This design comes from an exercise in tuning for small area and a short achievable clock period on the open sky130 flow, not from production work.
Not every run is shown, and edits may drop behaviour that the tests do not exercise.
No run shown here included a check of the RTL's function; only the layout flow was run.

==> flow/design.v, too long to show whole: its modules and the start of the top module <==
// module AHB_Mul: 76 lines
// module AHB_Mul_booth: 768 lines
module AHB_Mul(
    input HCLK,
    input HRESETn,
    input [31:0]M_AHB_0_haddr,
    input [2:0]M_AHB_0_hburst,
    input M_AHB_0_hmastlock,
    input [3:0]M_AHB_0_hprot,
    output reg [31:0]M_AHB_0_hrdata,
    output M_AHB_0_hready,
    output M_AHB_0_hresp,
    input [2:0]M_AHB_0_hsize,
    input [1:0]M_AHB_0_htrans,
    input [31:0]M_AHB_0_hwdata,
    input M_AHB_0_hwrite,
    output[3:0] led
    );
  // ...
==> flow/run.sh <==
#!/bin/bash
# synth_recipe.tcl (not shown) runs the flow's synth.tcl, then flattens the netlist and writes it again
# the make line also repeats each setting of config.mk as NAME=value (left out here)
make -C /OpenROAD-flow-scripts/flow DESIGN_CONFIG=/design/flow/config.mk WORK_HOME=/design/flow/orfs CLKGATE_MAP_FILE= SYNTH_SCRIPT=/design/flow/synth_recipe.tcl finish
==> flow/config.mk <==
export PLATFORM = sky130hd
export DESIGN_NAME = AHB_Mul
export DESIGN_NICKNAME = AHB_Mul
export VERILOG_FILES = /design/flow/design.v
export SDC_FILE = /design/flow/constraint.sdc
export NUM_CORES = 4
export LEC_CHECK = 0
export ABC_AREA = 1
export CAP_MARGIN = 20
export CORE_MARGIN = 2
export CORE_UTILIZATION = 40
export PLACE_DENSITY = 0.6
export SLEW_MARGIN = 20
==> flow/constraint.sdc <==
create_clock -name core_clock -period 10.0 [get_ports {HCLK}]
set_input_delay 2.0000 -clock core_clock [delete_from_list [all_inputs] [get_ports {HCLK}]]
set_output_delay 2.0000 -clock core_clock [all_outputs]
set_load 0.01 [all_outputs]
==> run_1/chip.png <==
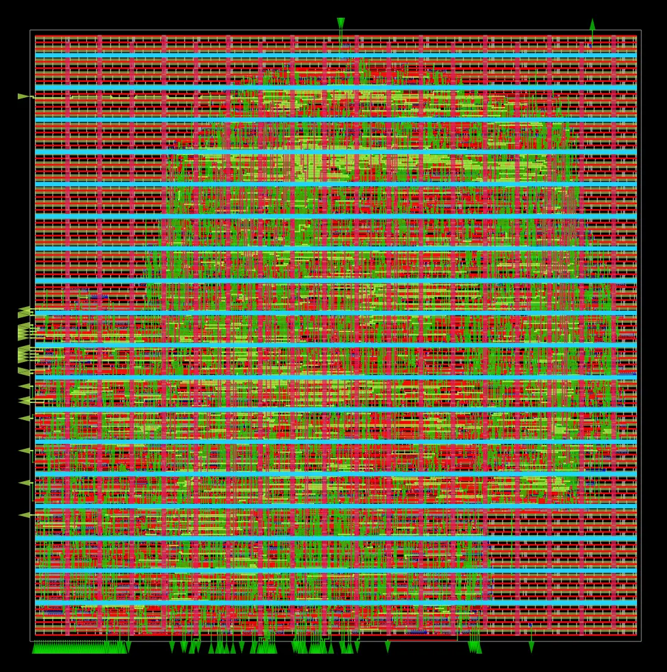
height of the die: 258 µm
I/O Pins: 118
final instance area: 28700 µm²
num rows: 93

==> run_1/wires.png <==
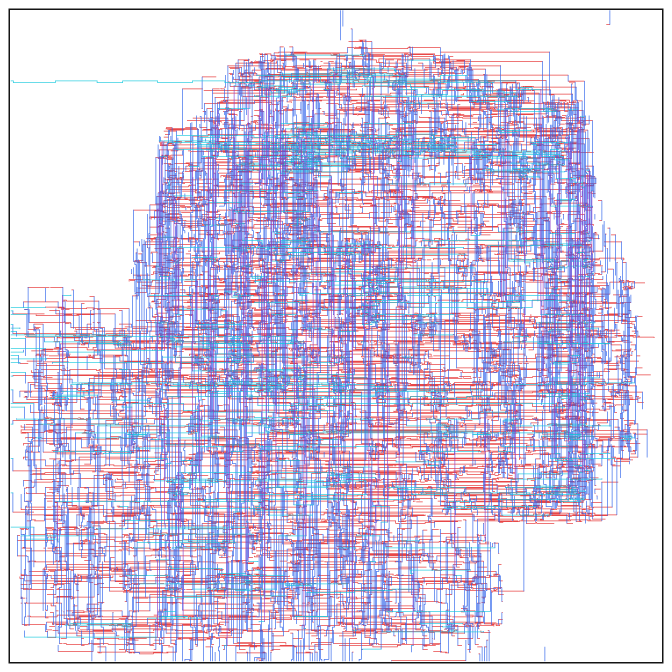
Key: cyan = metal 3 [wire length 9210 µm]; purple = metal 4 [wire length 5580 µm]; blue = metal 2 [wire length 41.9 mm]; red = metal 1 [wire length 38.5 mm]
GRT Resource Usage Total: 0.282
drt wl/cell: 25.0 µm
Routed WL: 95200 µm
Vias: 22300

==> run_1/layer_met4.png <==
The bar under the picture is 100 µm long.
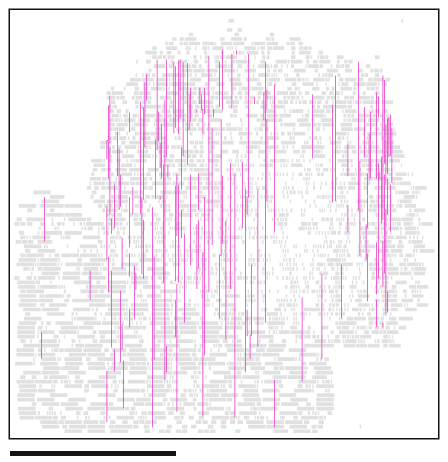
The longest straight run is 169 µm. 85 nets have wire on it. The layer holds 5.9% of the routed length. The wires run mostly vertical. The layer carries 5580 µm of wire.

==> qor.csv, run 1 <==
metric,value,unit
insertion delay to the later sink of the worst-skew pair,0.56,ns
CP required,10.41,ns
fraction of area in multi-input gates,0.508,
non-clk buf share,0.0408,
antenna violations before repair,1,
CTS root buf,clkbuf_16,
die width,258,µm
clock skew,0.0313,ns
compound-gate portion of the synthesized area,0.123,
# clock sinks,324,
"commonest non-fill, non-tap cell in the layout",nand2_1,
H-tree levels,2,
layout cells sized above 1,0.0703,
Fmax,0.142,GHz
Inverters,432,
Worst Path Buf+Inv,2,
RSZ-0062 raised after global routing,no,
startpoint types,input port,
post-synthesis cell count,2928,
sequential cell count,324,
CLK BUF,41,
CP most frequent cell,fa_1,
Yosys top cell by area,edfxtp_1,
final weighted congestion in routability-driven placement,0.979,
synthesis-stage register bit count,324,
Levels on crit path,14,
status,"complete, no violations",
initial DRC count,2614,
number of remaining DRC errors,0,
Synth Area in Simple Gates,0.164,
syn nets,3263,
worst-margin pin slew,1.24,ns
area occupied by multi-input gates,14600,µm²
R2R cell count,25,
number of synthesized flops with an enable pin,256,
Nets,3265,
Starting Density,0.402,
min cycle time layout,7.06,ns
comb_multi_in,2010,
register area share after synthesis,0.350,
met3 Use GR,0.0600,
vias in the first global route,22200,
Plain + repair buffers,127,
ANT cells,1,
XOR/XNOR share of the synthesized area,0.0935,
fin. max-slew vios,0,
Netlist cell types,44,
Syn Area/Cell,8.83,µm²
largest class,multi-input gates,
fin crit share,0.706,
Core ar.,64200,µm²
ys flop type,edfxtp_1,
synthesized area,25900,µm²
mux cell area share after synthesis,0,
Ys Warns,1,
met3 wire len,9210,µm
post-DP HPWL,64700,µm
Final Setup Violations,0,
clk slew on worst S/H paths,0.07,ns
most common cell in the netlist,nand2_1,
largest cells by area after synthesis,"edfxtp_1 (30%), fa_1 (15%), nand2_1 (10%)",
DR pass1 iterations,6,
largest family of logic cells by synthesized area,adder cells,
min-delay worst type,reg2reg,
relative max-transition margin,0.174,
Hold Fails Final Rpt,0,
Hold Path Depth,2,
met2 Use GR,0.429,
most frequent cells in the layout,"nand2_1 (690), inv_1 (407), xor2_1 (261), edfxtp_1 (256), o22ai_1 (241)",
setup repair bufs after CTS,0,
busiest layer in global routing,met2,
register area,9050,µm²
Area Overhead vs Synth,11.1,%
synthesized-area fraction occupied by adder cells,0.180,
CTS tree,yes,
crit path max fanout,26,
first-pass GRT wire length,140000,µm
post-cts sizing count,0,
Global Route met1 Usage,0.377,
fraction of area in registers,0.315,
CTS Buf Count,35,
met1 wire length,38500,µm
Antenna Nets Post-Route,0,
Commonest cells post-synth,"nand2_1 (693), inv_1 (407), xor2_1 (261)",
met2 wire length,41900,µm
# fillers,6234,
tap cells,855,
Reg2Reg Setup Slack,3.09,ns
largest net degree at the start of global routing,61,
hold-fix buffers at CTS,0,
-- run 1: logic make-up after synthesis --
group | count (synthesis)
AOI/OAI and AO/OA | 486
xor gates and xnor gates | 275
adders and majority gates | 255
buffers and inverters | 594
DFF | 324
other | 2
and+or+nand+nor | 992
-- run 1: worst register-to-register path, stage by stage, from the launching register on --
cell and delay, ns:
dfxtp_1 0.34, ha_1 0.39, nand2_1 0.10, nand2_1 0.10
nand2_1 0.09, nand2_1 0.11, inv_2 0.09, nand3_2 0.13
nand2_1 0.13, nand2_4 0.30, inv_2 0.51, nand2_1 0.18
nand2_1 0.12, nand2_1 0.53, o22ai_1 0.39, xor2_1 0.26
fa_1 0.50, fa_1 0.47, fa_1 0.49, fa_1 0.52
inv_1 0.05, fa_1 0.37, xor2_1 0.18, xor2_1 0.20
xnor2_1 0.16, a211oi_1 0.09
-- run 1: through the flow --
step	hold WS [ns]	instances	util	instance area [µm²]	setup WS, ns
after floorplan	0.445	2928	-	25900	3.92
after global placement	0.455	3745	0.427	27400	2.52
after detailed placement	0.461	3746	0.427	27500	2.48
after CTS	0.470	3810	0.446	28700	3.06
after global routing	0.484	3813	0.447	28700	2.79
final	0.471	3813	0.447	28700	2.94
==> run 2, diff against run 1 <==
--- a/flow/design.v
+++ b/flow/design.v
@@ -47,3 +47,7 @@
     end
-    wire [31:0] p = p_s + p_c;
+    reg p_one;
+    wire p_en = w_act & (~addr_q[3] | p_we);
+    always @(posedge HCLK)
+        p_one <= ~HRESETn | (p_one & ~p_en);
+    wire [31:0] p = (p_one | p_we) ? 32'h1 : p_s + p_c;
     wire [31:0] ms, mc;
@@ -51,9 +55,3 @@
     always @(posedge HCLK) begin
-        if (!HRESETn) begin
-            p_s <= 32'h1;
-            p_c <= 32'h0;
-        end else if (p_we) begin
-            p_s <= wd;
-            p_c <= 32'h0;
-        end else if (mul_we) begin
+        if (p_en) begin
             p_s <= ms;
--- a/flow/config.mk
+++ b/flow/config.mk
@@ -12,2 +12,3 @@
 export PLACE_DENSITY = 0.6
+export SETUP_SLACK_MARGIN = 3
 export SLEW_MARGIN = 20
==> run_2/worst_path.png <==
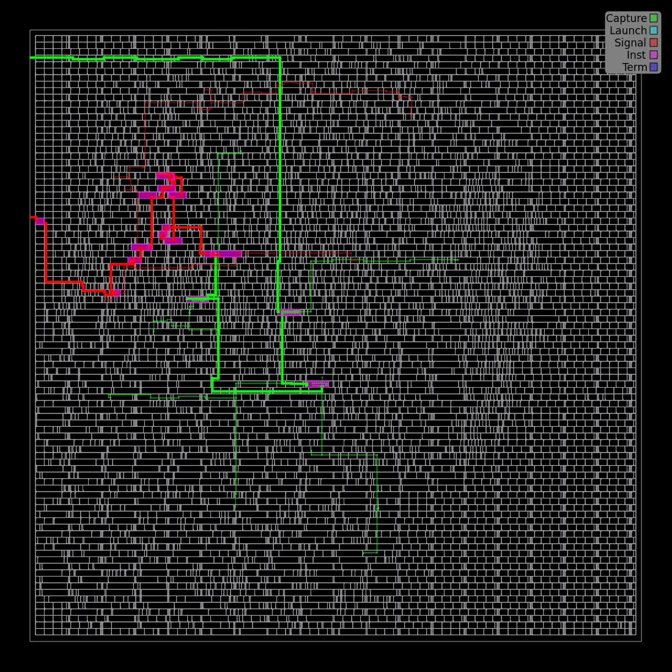
Post-Layout Cell Count: 3520
Core Util, Final: 0.449

==> run_2/layer_met3.png <==
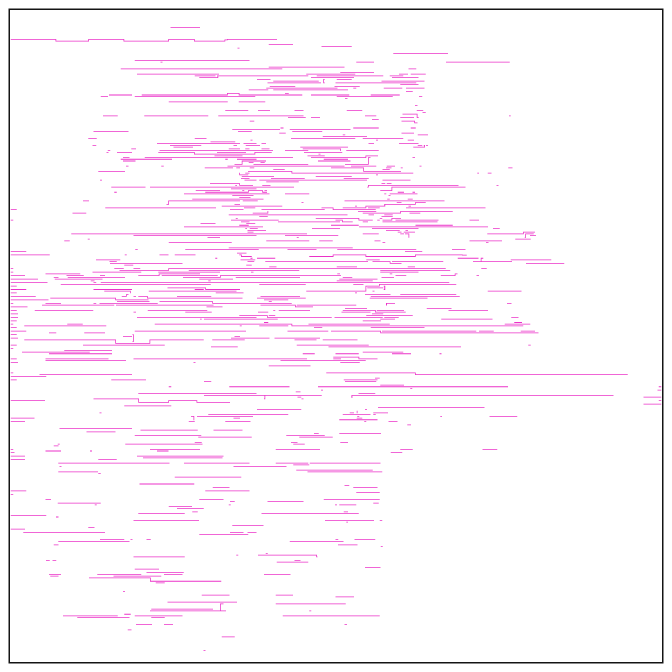
The longest straight run is 136 µm. The wires run mostly horizontal.
Vias: 19900
Routed WL: 84700 µm
met3 Use GR: 0.0500

==> run 2 against run 1 <==
Synthesized cell count down 10%; fmax increased by 3.8%; sequential share of layout area increased by 2.9 points; critical path type unchanged; critical endpoint is now p_c[31].
==> qor.csv, run 2 <==
metric,value,unit
fraction of area in multi-input gates,0.475,
met3 wire len,8880,µm
Area Overhead vs Synth,11.5,%
I/O Pins,118,
most frequent cells in the layout,"nand2_1 (520), inv_1 (412), edfxtp_1 (319), xor2_1 (268), o22ai_1 (240)",
"Cell Area, Placed",26800,µm²
min cycle time layout,6.80,ns
non-clk buf share,0.0386,
register area share after synthesis,0.384,
# fillers,5917,
Yosys top cell by area,edfxtp_1,
clk slew on worst S/H paths,0.06,ns
# clock sinks,325,
Plain + repair buffers,120,
crit path max fanout,12,
drt wl/cell,24.1,µm
Hold Path Depth,2,
met1 wire length,33700,µm
CTS root buf,clkbuf_16,
synthesized area,25300,µm²
largest class,multi-input gates,
synthesis-stage register bit count,325,
relative max-transition margin,0.283,
worst hold margin,0.548,ns
register area,9700,µm²
Fmax,0.147,GHz
hold-fix buffers at CTS,0,
Antenna Nets Post-Route,0,
CTS Buf Count,36,
Nets,2982,
DR pass1 iterations,6,
Hold Fails Final Rpt,0,
area occupied by multi-input gates,13400,µm²
startpoint types,input port,
comb_multi_in,1719,
Commonest cells post-synth,"nand2_1 (527), inv_1 (419), edfxtp_1 (319)",
first-pass GRT wire length,126000,µm
final weighted congestion in routability-driven placement,0.956,
min-delay worst type,reg2reg,
met2 wire length,37400,µm
CTS tree,yes,
fin crit share,0.680,
RSZ-0062 raised after global routing,no,
Syn Area/Cell,9.63,µm²
die width,255,µm
"commonest non-fill, non-tap cell in the layout",nand2_1,
Core ar.,62700,µm²
tap cells,846,
CLK BUF,39,
post-synthesis cell count,2624,
number of synthesized flops with an enable pin,319,
Setup Slack @ Placement,2.38,ns
Final Setup Violations,0,
CP required,10.34,ns
H-tree levels,2,
Levels on crit path,16,
Inst Count DP,3445,
R2R cell count,23,
vias in the first global route,20100,
largest cells by area after synthesis,"edfxtp_1 (38%), fa_1 (15%), xor2_1 (9.3%)",
height of the die,255,µm
insertion delay to the later sink of the worst-skew pair,0.59,ns
clock skew,0.0499,ns
fin. max-slew vios,0,
status,"complete, no violations",
final instance area,28200,µm²
## run 2: cell types whose count changed in the layout (fill, tap and decap cells not counted), moves of 8 or more
cell	before	now
o211ai_1	31	1
nand2_1	690	520
edfxtp_1	256	319
nand3_1	127	92
a21oi_1	84	21
nand2_2	42	15
dfxtp_1	68	6
clkinvlp_4	0	8
## run 2: timing repair
item	in CTS	in global routing
setup buffers	0	8
resized for setup	7	24
cloned	0	2
endpoints found under the setup margin	1	1
pin swaps	0	2
## run 2: logic make-up after synthesis
| kind of cell | share of synthesized area |
|---|---|
| other cells | 0.000297 |
| flops | 0.384 |
| xor+xnor | 0.0981 |
| compound gates | 0.104 |
| fa+ha+maj | 0.184 |
| simple gates | 0.137 |
| buf+inv | 0.0919 |
==> run 3, diff against run 2 <==
--- a/flow/config.mk
+++ b/flow/config.mk
@@ -12,3 +12,3 @@
 export PLACE_DENSITY = 0.6
-export SETUP_SLACK_MARGIN = 3
+export SETUP_SLACK_MARGIN = 5
 export SLEW_MARGIN = 20
==> run_3/detail.png <==
Window x 113 to 143, y 113 to 143 µm. Cells in gray, sequential cells in the stronger gray; small squares are vias.
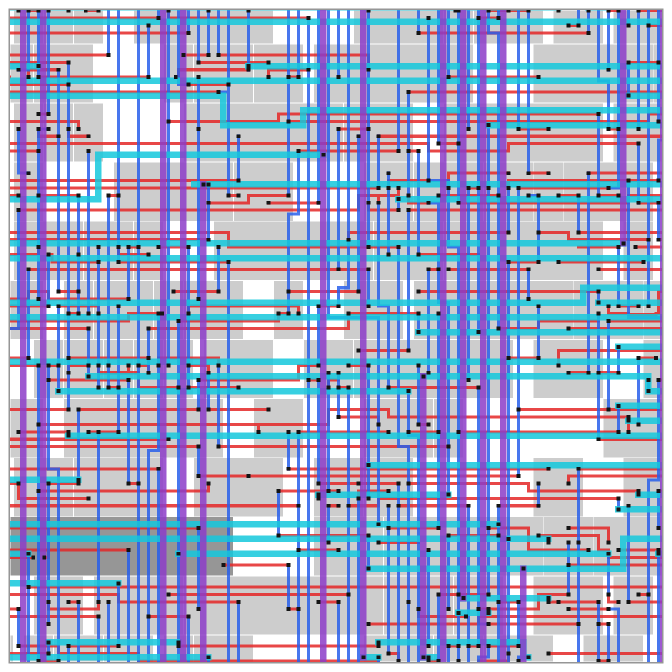
Key: red = metal 1; cyan = metal 3; purple = metal 4; blue = metal 2
Most frequent: nand2_1 (15), xor2_1 (12). Sequential cells in the window: 1. 79 logic cells have their middle in the window.

==> run_3/layer_met3.png <==
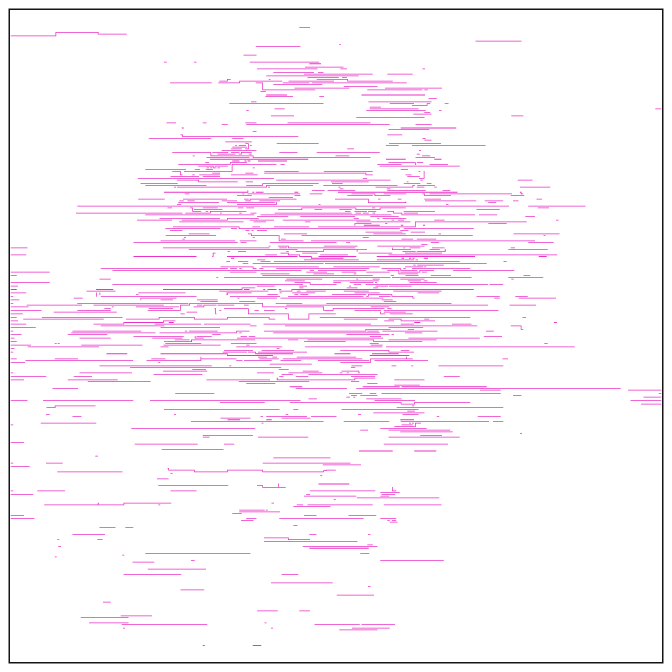
met3 Use GR: 0.0686
Routed WL: 93500 µm
Vias: 21700

==> run 3 against run 2 <==
Hold slack better by 0.073 ns; first-iteration DRC count is 9.7% higher; die area stayed put; clock skew is 0.017 ns lower; sequential cell count stayed put; highest routed layer unchanged; via count is 9.1% higher; still clean on timing, DRC and antenna; sequential share of layout area is 5.0 points lower; clock-buffer cell count is 3 higher; routed wire length is 10% higher.
==> qor.csv, run 3 <==
metric,value,unit
layout cells sized above 1,0.302,
met3 wire len,11100,µm
insertion delay to the later sink of the worst-skew pair,0.59,ns
worst-margin pin slew,1.03,ns
final instance area,33000,µm²
largest net degree at the start of global routing,65,
Hold Path Depth,2,
crit path max fanout,5,
"Core Util, Final",0.526,
Nets,3196,
XOR/XNOR share of the synthesized area,0.0981,
initial DRC count,2826,
Netlist cell types,57,
synthesized-area fraction occupied by adder cells,0.184,
antenna violations before repair,0,
relative max-transition margin,0.316,
RSZ-0062 raised after global routing,yes,
met1 wire length,35400,µm
Setup Slack @ Placement,2.64,ns
"commonest non-fill, non-tap cell in the layout",nand2_1,
mux cell area share after synthesis,0,
CP most frequent cell,nand2_4,
ANT cells,0,
Commonest cells post-synth,"nand2_1 (527), inv_1 (419), edfxtp_1 (319)",
met2 Use GR,0.435,
clock skew,0.0328,ns
compound-gate portion of the synthesized area,0.104,
GRT Resource Usage Total,0.281,
largest family of logic cells by synthesized area,adder cells,
synthesized area,25300,µm²
startpoint types,flip-flop,
height of the die,255,µm
H-tree levels,2,
most frequent cells in the layout,"nand2_1 (400), inv_1 (361), edfxtp_1 (319), xor2_1 (260), o22ai_1 (190)",
status,"complete, no violations",
R2R cell count,29,
Final Setup Violations,0,
post-synthesis cell count,2624,
worst hold margin,0.621,ns
hold-fix buffers at CTS,0,
DR pass1 iterations,6,
synthesis-stage register bit count,325,
number of remaining DRC errors,0,
Post-Layout Cell Count,3736,
Global Route met1 Usage,0.368,
register area share after synthesis,0.384,
num rows,92,
first-pass GRT wire length,138000,µm
largest cells by area after synthesis,"edfxtp_1 (38%), fa_1 (15%), xor2_1 (9.3%)",
Core ar.,62700,µm²
CTS Buf Count,37,
Reg2Reg Setup Slack,4.04,ns
# clock sinks,325,
number of synthesized flops with an enable pin,319,
Antenna Nets Post-Route,0,
Synth Area in Simple Gates,0.137,
CTS root buf,clkbuf_16,
most common cell in the netlist,nand2_1,
busiest layer in global routing,met2,
Fmax,0.168,GHz
post-DP HPWL,59000,µm
min-delay worst type,reg2reg,
CTS tree,yes,
vias in the first global route,21800,
Hold Fails Final Rpt,0,
[run 3: layout make-up]
type | instances | area (µm²) | share of cell area
timing repair buffer | 325 | 3230 | 0.0978
timing repair inverter | 9 | 58.8 | 0.00178
clock inverter | 26 | 260 | 0.00789
sequential | 325 | 9700 | 0.294
tap | 846 | 1060 | 0.0321
clock buffer | 42 | 955 | 0.0289
multi-input combinational | 1720 | 15800 | 0.478
inverter | 443 | 1960 | 0.0595
[run 3: logic make-up after synthesis]
| logic type | after synthesis |
|---|---|
| simple gates | 784 |
| buf+inv | 580 |
| flops | 325 |
| xor+xnor | 283 |
| fa+ha+maj | 255 |
| compound gates | 395 |
| other cells | 2 |
[run 3: critical path, delay by kind of cell, from the launching register on]
family          cells  cell delay, ns
flops               1            0.43
xor+xnor            4            0.80
fa+ha+maj           7            2.60
simple gates        9            0.88
compound gates      3            0.60
buf+inv             6            0.43
==> run 4, diff against run 3 <==
--- a/flow/design.v
+++ b/flow/design.v
@@ -53,3 +53,3 @@
     wire [31:0] ms, mc;
-    AHB_Mul_booth u_mul (.p(p), .d(wd), .ms(ms), .mc(mc));
+    AHB_Mul_booth u_mul (.p(wd), .d(p), .ms(ms), .mc(mc));
     always @(posedge HCLK) begin
--- a/flow/config.mk
+++ b/flow/config.mk
@@ -12,3 +12,3 @@
 export PLACE_DENSITY = 0.6
-export SETUP_SLACK_MARGIN = 5
+export SETUP_SLACK_MARGIN = 3
 export SLEW_MARGIN = 20
==> run_4/layer_met4.png <==
The bar under the picture is 100 µm long.
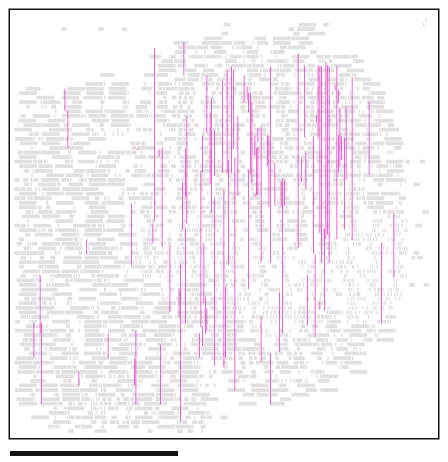
The longest straight run is 139 µm. The wires run mostly vertical. 73 nets have wire on it. The layer carries 4190 µm of wire.

==> run_4/layer_met3.png <==
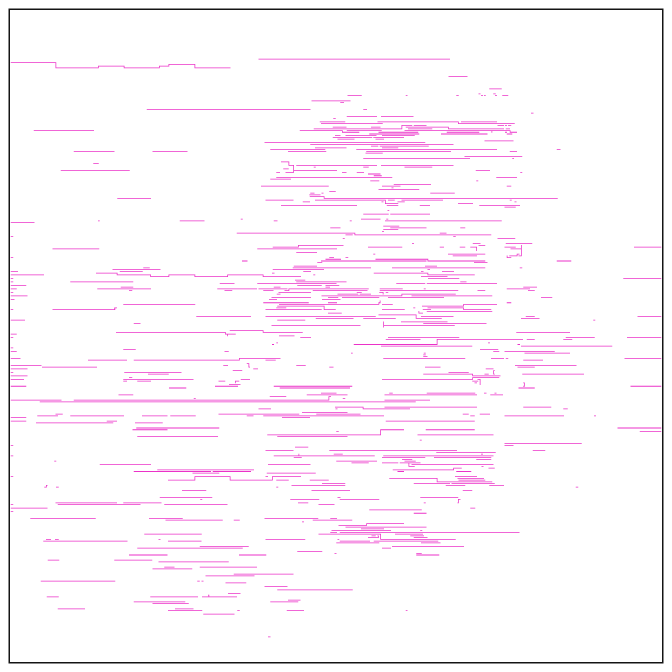
met3 Use GR: 0.0429
Vias: 19900
Routed WL: 85900 µm

==> run 4 against run 3 <==
Cell count fell by 5.6%; fmax is 12% lower; worst setup slack worse by 0.78 ns; area after synthesis down 0.37%; synthesized cell count increased by 0.57%; global-route usage shrank 1.4 points; highest routed layer is now met5; still clean on timing, DRC and antenna; clock skew decreased by 0.014 ns; utilization shrank 7.3 points; non-clock buffer count is 193 lower.
==> qor.csv, run 4 <==
metric,value,unit
status,"complete, no violations",
largest net degree at the start of global routing,65,
Reg2Reg Setup Slack,3.35,ns
drt wl/cell,24.4,µm
busiest layer in global routing,met2,
post-DP HPWL,61400,µm
post-cts sizing count,4,
# fillers,5927,
CTS tree,yes,
tap cells,837,
GRT Resource Usage Total,0.267,
Global Route met1 Usage,0.350,
post-synthesis cell count,2639,
initial DRC count,2184,
Hold Fails Final Rpt,0,
number of remaining DRC errors,0,
synthesis-stage register bit count,325,
Yosys top cell by area,edfxtp_1,
CTS Buf Count,37,
# clock sinks,325,
height of the die,255,µm
Hold Path Depth,2,
register area share after synthesis,0.385,
met3 wire len,7410,µm
fin crit share,0.674,
syn nets,2974,
DR pass1 iterations,6,
min cycle time layout,6.74,ns
Commonest cells post-synth,"nand2_1 (520), inv_1 (414), edfxtp_1 (319)",
worst-margin pin slew,1.03,ns
sequential cell count,325,
largest cells by area after synthesis,"edfxtp_1 (38%), fa_1 (16%), xor2_1 (9.2%)",
non-clk buf share,0.0421,
"Core Util, Final",0.452,
ys flop type,edfxtp_1,
die width,255,µm
most frequent cells in the layout,"nand2_1 (519), inv_1 (413), edfxtp_1 (319), xor2_1 (263), o22ai_1 (236)",
post-synth top area share,0.381,
"commonest non-fill, non-tap cell in the layout",nand2_1,
CP most frequent cell,fa_1,
Levels on crit path,18,
relative max-transition margin,0.310,
fin. max-slew vios,0,
clock-cell share of area,0.0432,
Inverters,437,
Antenna Nets Post-Route,0,
Worst Path Buf+Inv,5,
Netlist cell types,54,
clk slew on worst S/H paths,0.06,ns
number of synthesized flops with an enable pin,319,
clock skew,0.0188,ns
Setup crit end kind,flip-flop,
Syn Area/Cell,9.54,µm²
CP Cell Sequence,clkdlybuf4s50_1 -> buf_6 -> nand2_1 -> o21ai_1 -> clkinv_2 -> o22ai_1 -> xor2_1 -> fa_1 -> inv_1 -> fa_1 -> fa_1 -> inv_1 -> fa_1 -> fa_1 -> fa_1 -> xor2_1 -> xor2_1 -> xor2_1,
ANT cells,0,
CP required,10.32,ns
Starting Density,0.406,
most common cell in the netlist,nand2_1,
area occupied by multi-input gates,13200,µm²
vias in the first global route,19700,
num rows,91,
setup repair bufs after CTS,0,
R2R cell count,20,
hold-fix buffers at CTS,0,
startpoint types,input port,
Ys Warns,1,
I/O Pins,118,
met2 Use GR,0.435,
synthesized area,25200,µm²
fraction of area in multi-input gates,0.472,
min-delay worst type,reg2reg,
Setup Slack @ Placement,2.18,ns
fraction of area in registers,0.346,
largest class,multi-input gates,
Plain + repair buffers,132,
Area Overhead vs Synth,11.3,%
total of max-cap violations,0,
die area,64900,µm²
antenna violations before repair,2,
Fmax,0.148,GHz
Core ar.,61900,µm²
insertion delay to the later sink of the worst-skew pair,0.58,ns
CTS root buf,clkbuf_16,
Final WS setup,3.26,ns
CLK BUF,42,
H-tree levels,2,
crit path max fanout,18,
met1 wire length,34800,µm
layout cells sized above 1,0.0643,
CP top delay family,adder cells,
first-pass GRT wire length,127000,µm
Nets,2998,
RSZ-0062 raised after global routing,no,
final weighted congestion in routability-driven placement,1.01,
run 4: cell count changes in the layout (fill, tap and decap cells not counted), moves of 37 or more:
| cell | before | now |
|---|---|---|
| buf_6 | 58 | 1 |
| o22ai_1 | 190 | 236 |
| nor2_4 | 45 | 2 |
| nand2_4 | 47 | 2 |
| inv_1 | 361 | 413 |
| clkdlybuf4s50_1 | 17 | 65 |
| fa_1 | 158 | 195 |
| o22ai_2 | 45 | 1 |
| buf_4 | 161 | 56 |
| nand2_1 | 400 | 519 |
| fa_2 | 37 | 0 |
| nor2_1 | 30 | 91 |
| nand2_2 | 89 | 5 |
run 4: cell families after synthesis:
family          share of synthesized area
compound gates                      0.105
fa+ha+maj                           0.185
flops                               0.385
xor+xnor                           0.0960
buf+inv                            0.0919
simple gates                        0.136
mux                              0.000447
other cells                      0.000298
run 4: through the flow:
step / instance area, µm² / cells / hold slack, ns
2_1_floorplan: 25200 / 2639 / 0.508
3_3_place_gp: 26800 / 3460 / 0.519
3_5_place_dp: 26800 / 3460 / 0.549
4_1_cts: 28000 / 3526 / 0.557
5_1_grt: 28000 / 3527 / 0.574
6_report: 28000 / 3527 / 0.561

afterwards: timing with drivers on the ports:
The flow's constraints put no driver on any port. The routed layouts listed below were extracted and timed again, unchanged, in two steps.
Step 1, drivers: a clkbuf_16 drives HCLK and a buf_2 each remaining input, both assumed.
Step 2, shift: input delay + t, output delay - t, t = (earliest + latest rising clock arrival at the registers) / 2. This alone moves slack from input paths to output paths.
Three values: no drivers, after step 1, after step 2; two values: the first two.
run | t (ns) | setup WS [ns] | hold WS [ns] | worst setup path after step 2 | worst slew at a driven data input, ns
run 1 | 0.613 | 2.938 / 2.971 / 2.359 | 0.471 / 0.471 / 0.471 | input to register | 0.08
run 2 | 0.629 | 3.198 / 3.233 / 2.604 | 0.548 / 0.548 / 0.548 | input to register | 0.04
run 3 | 0.635 | 4.035 / 4.035 / 3.453 | 0.621 / 0.621 / 0.621 | input to register | 0.05
run 4 | 0.631 | 3.260 / 3.293 / 2.662 | 0.561 / 0.561 / 0.561 | input to register | 0.04
After both steps setup and hold are still met in every run listed. The setup slack of run 4, which loses most, moves by +0.033 ns with the drivers and by -0.598 ns with both steps.
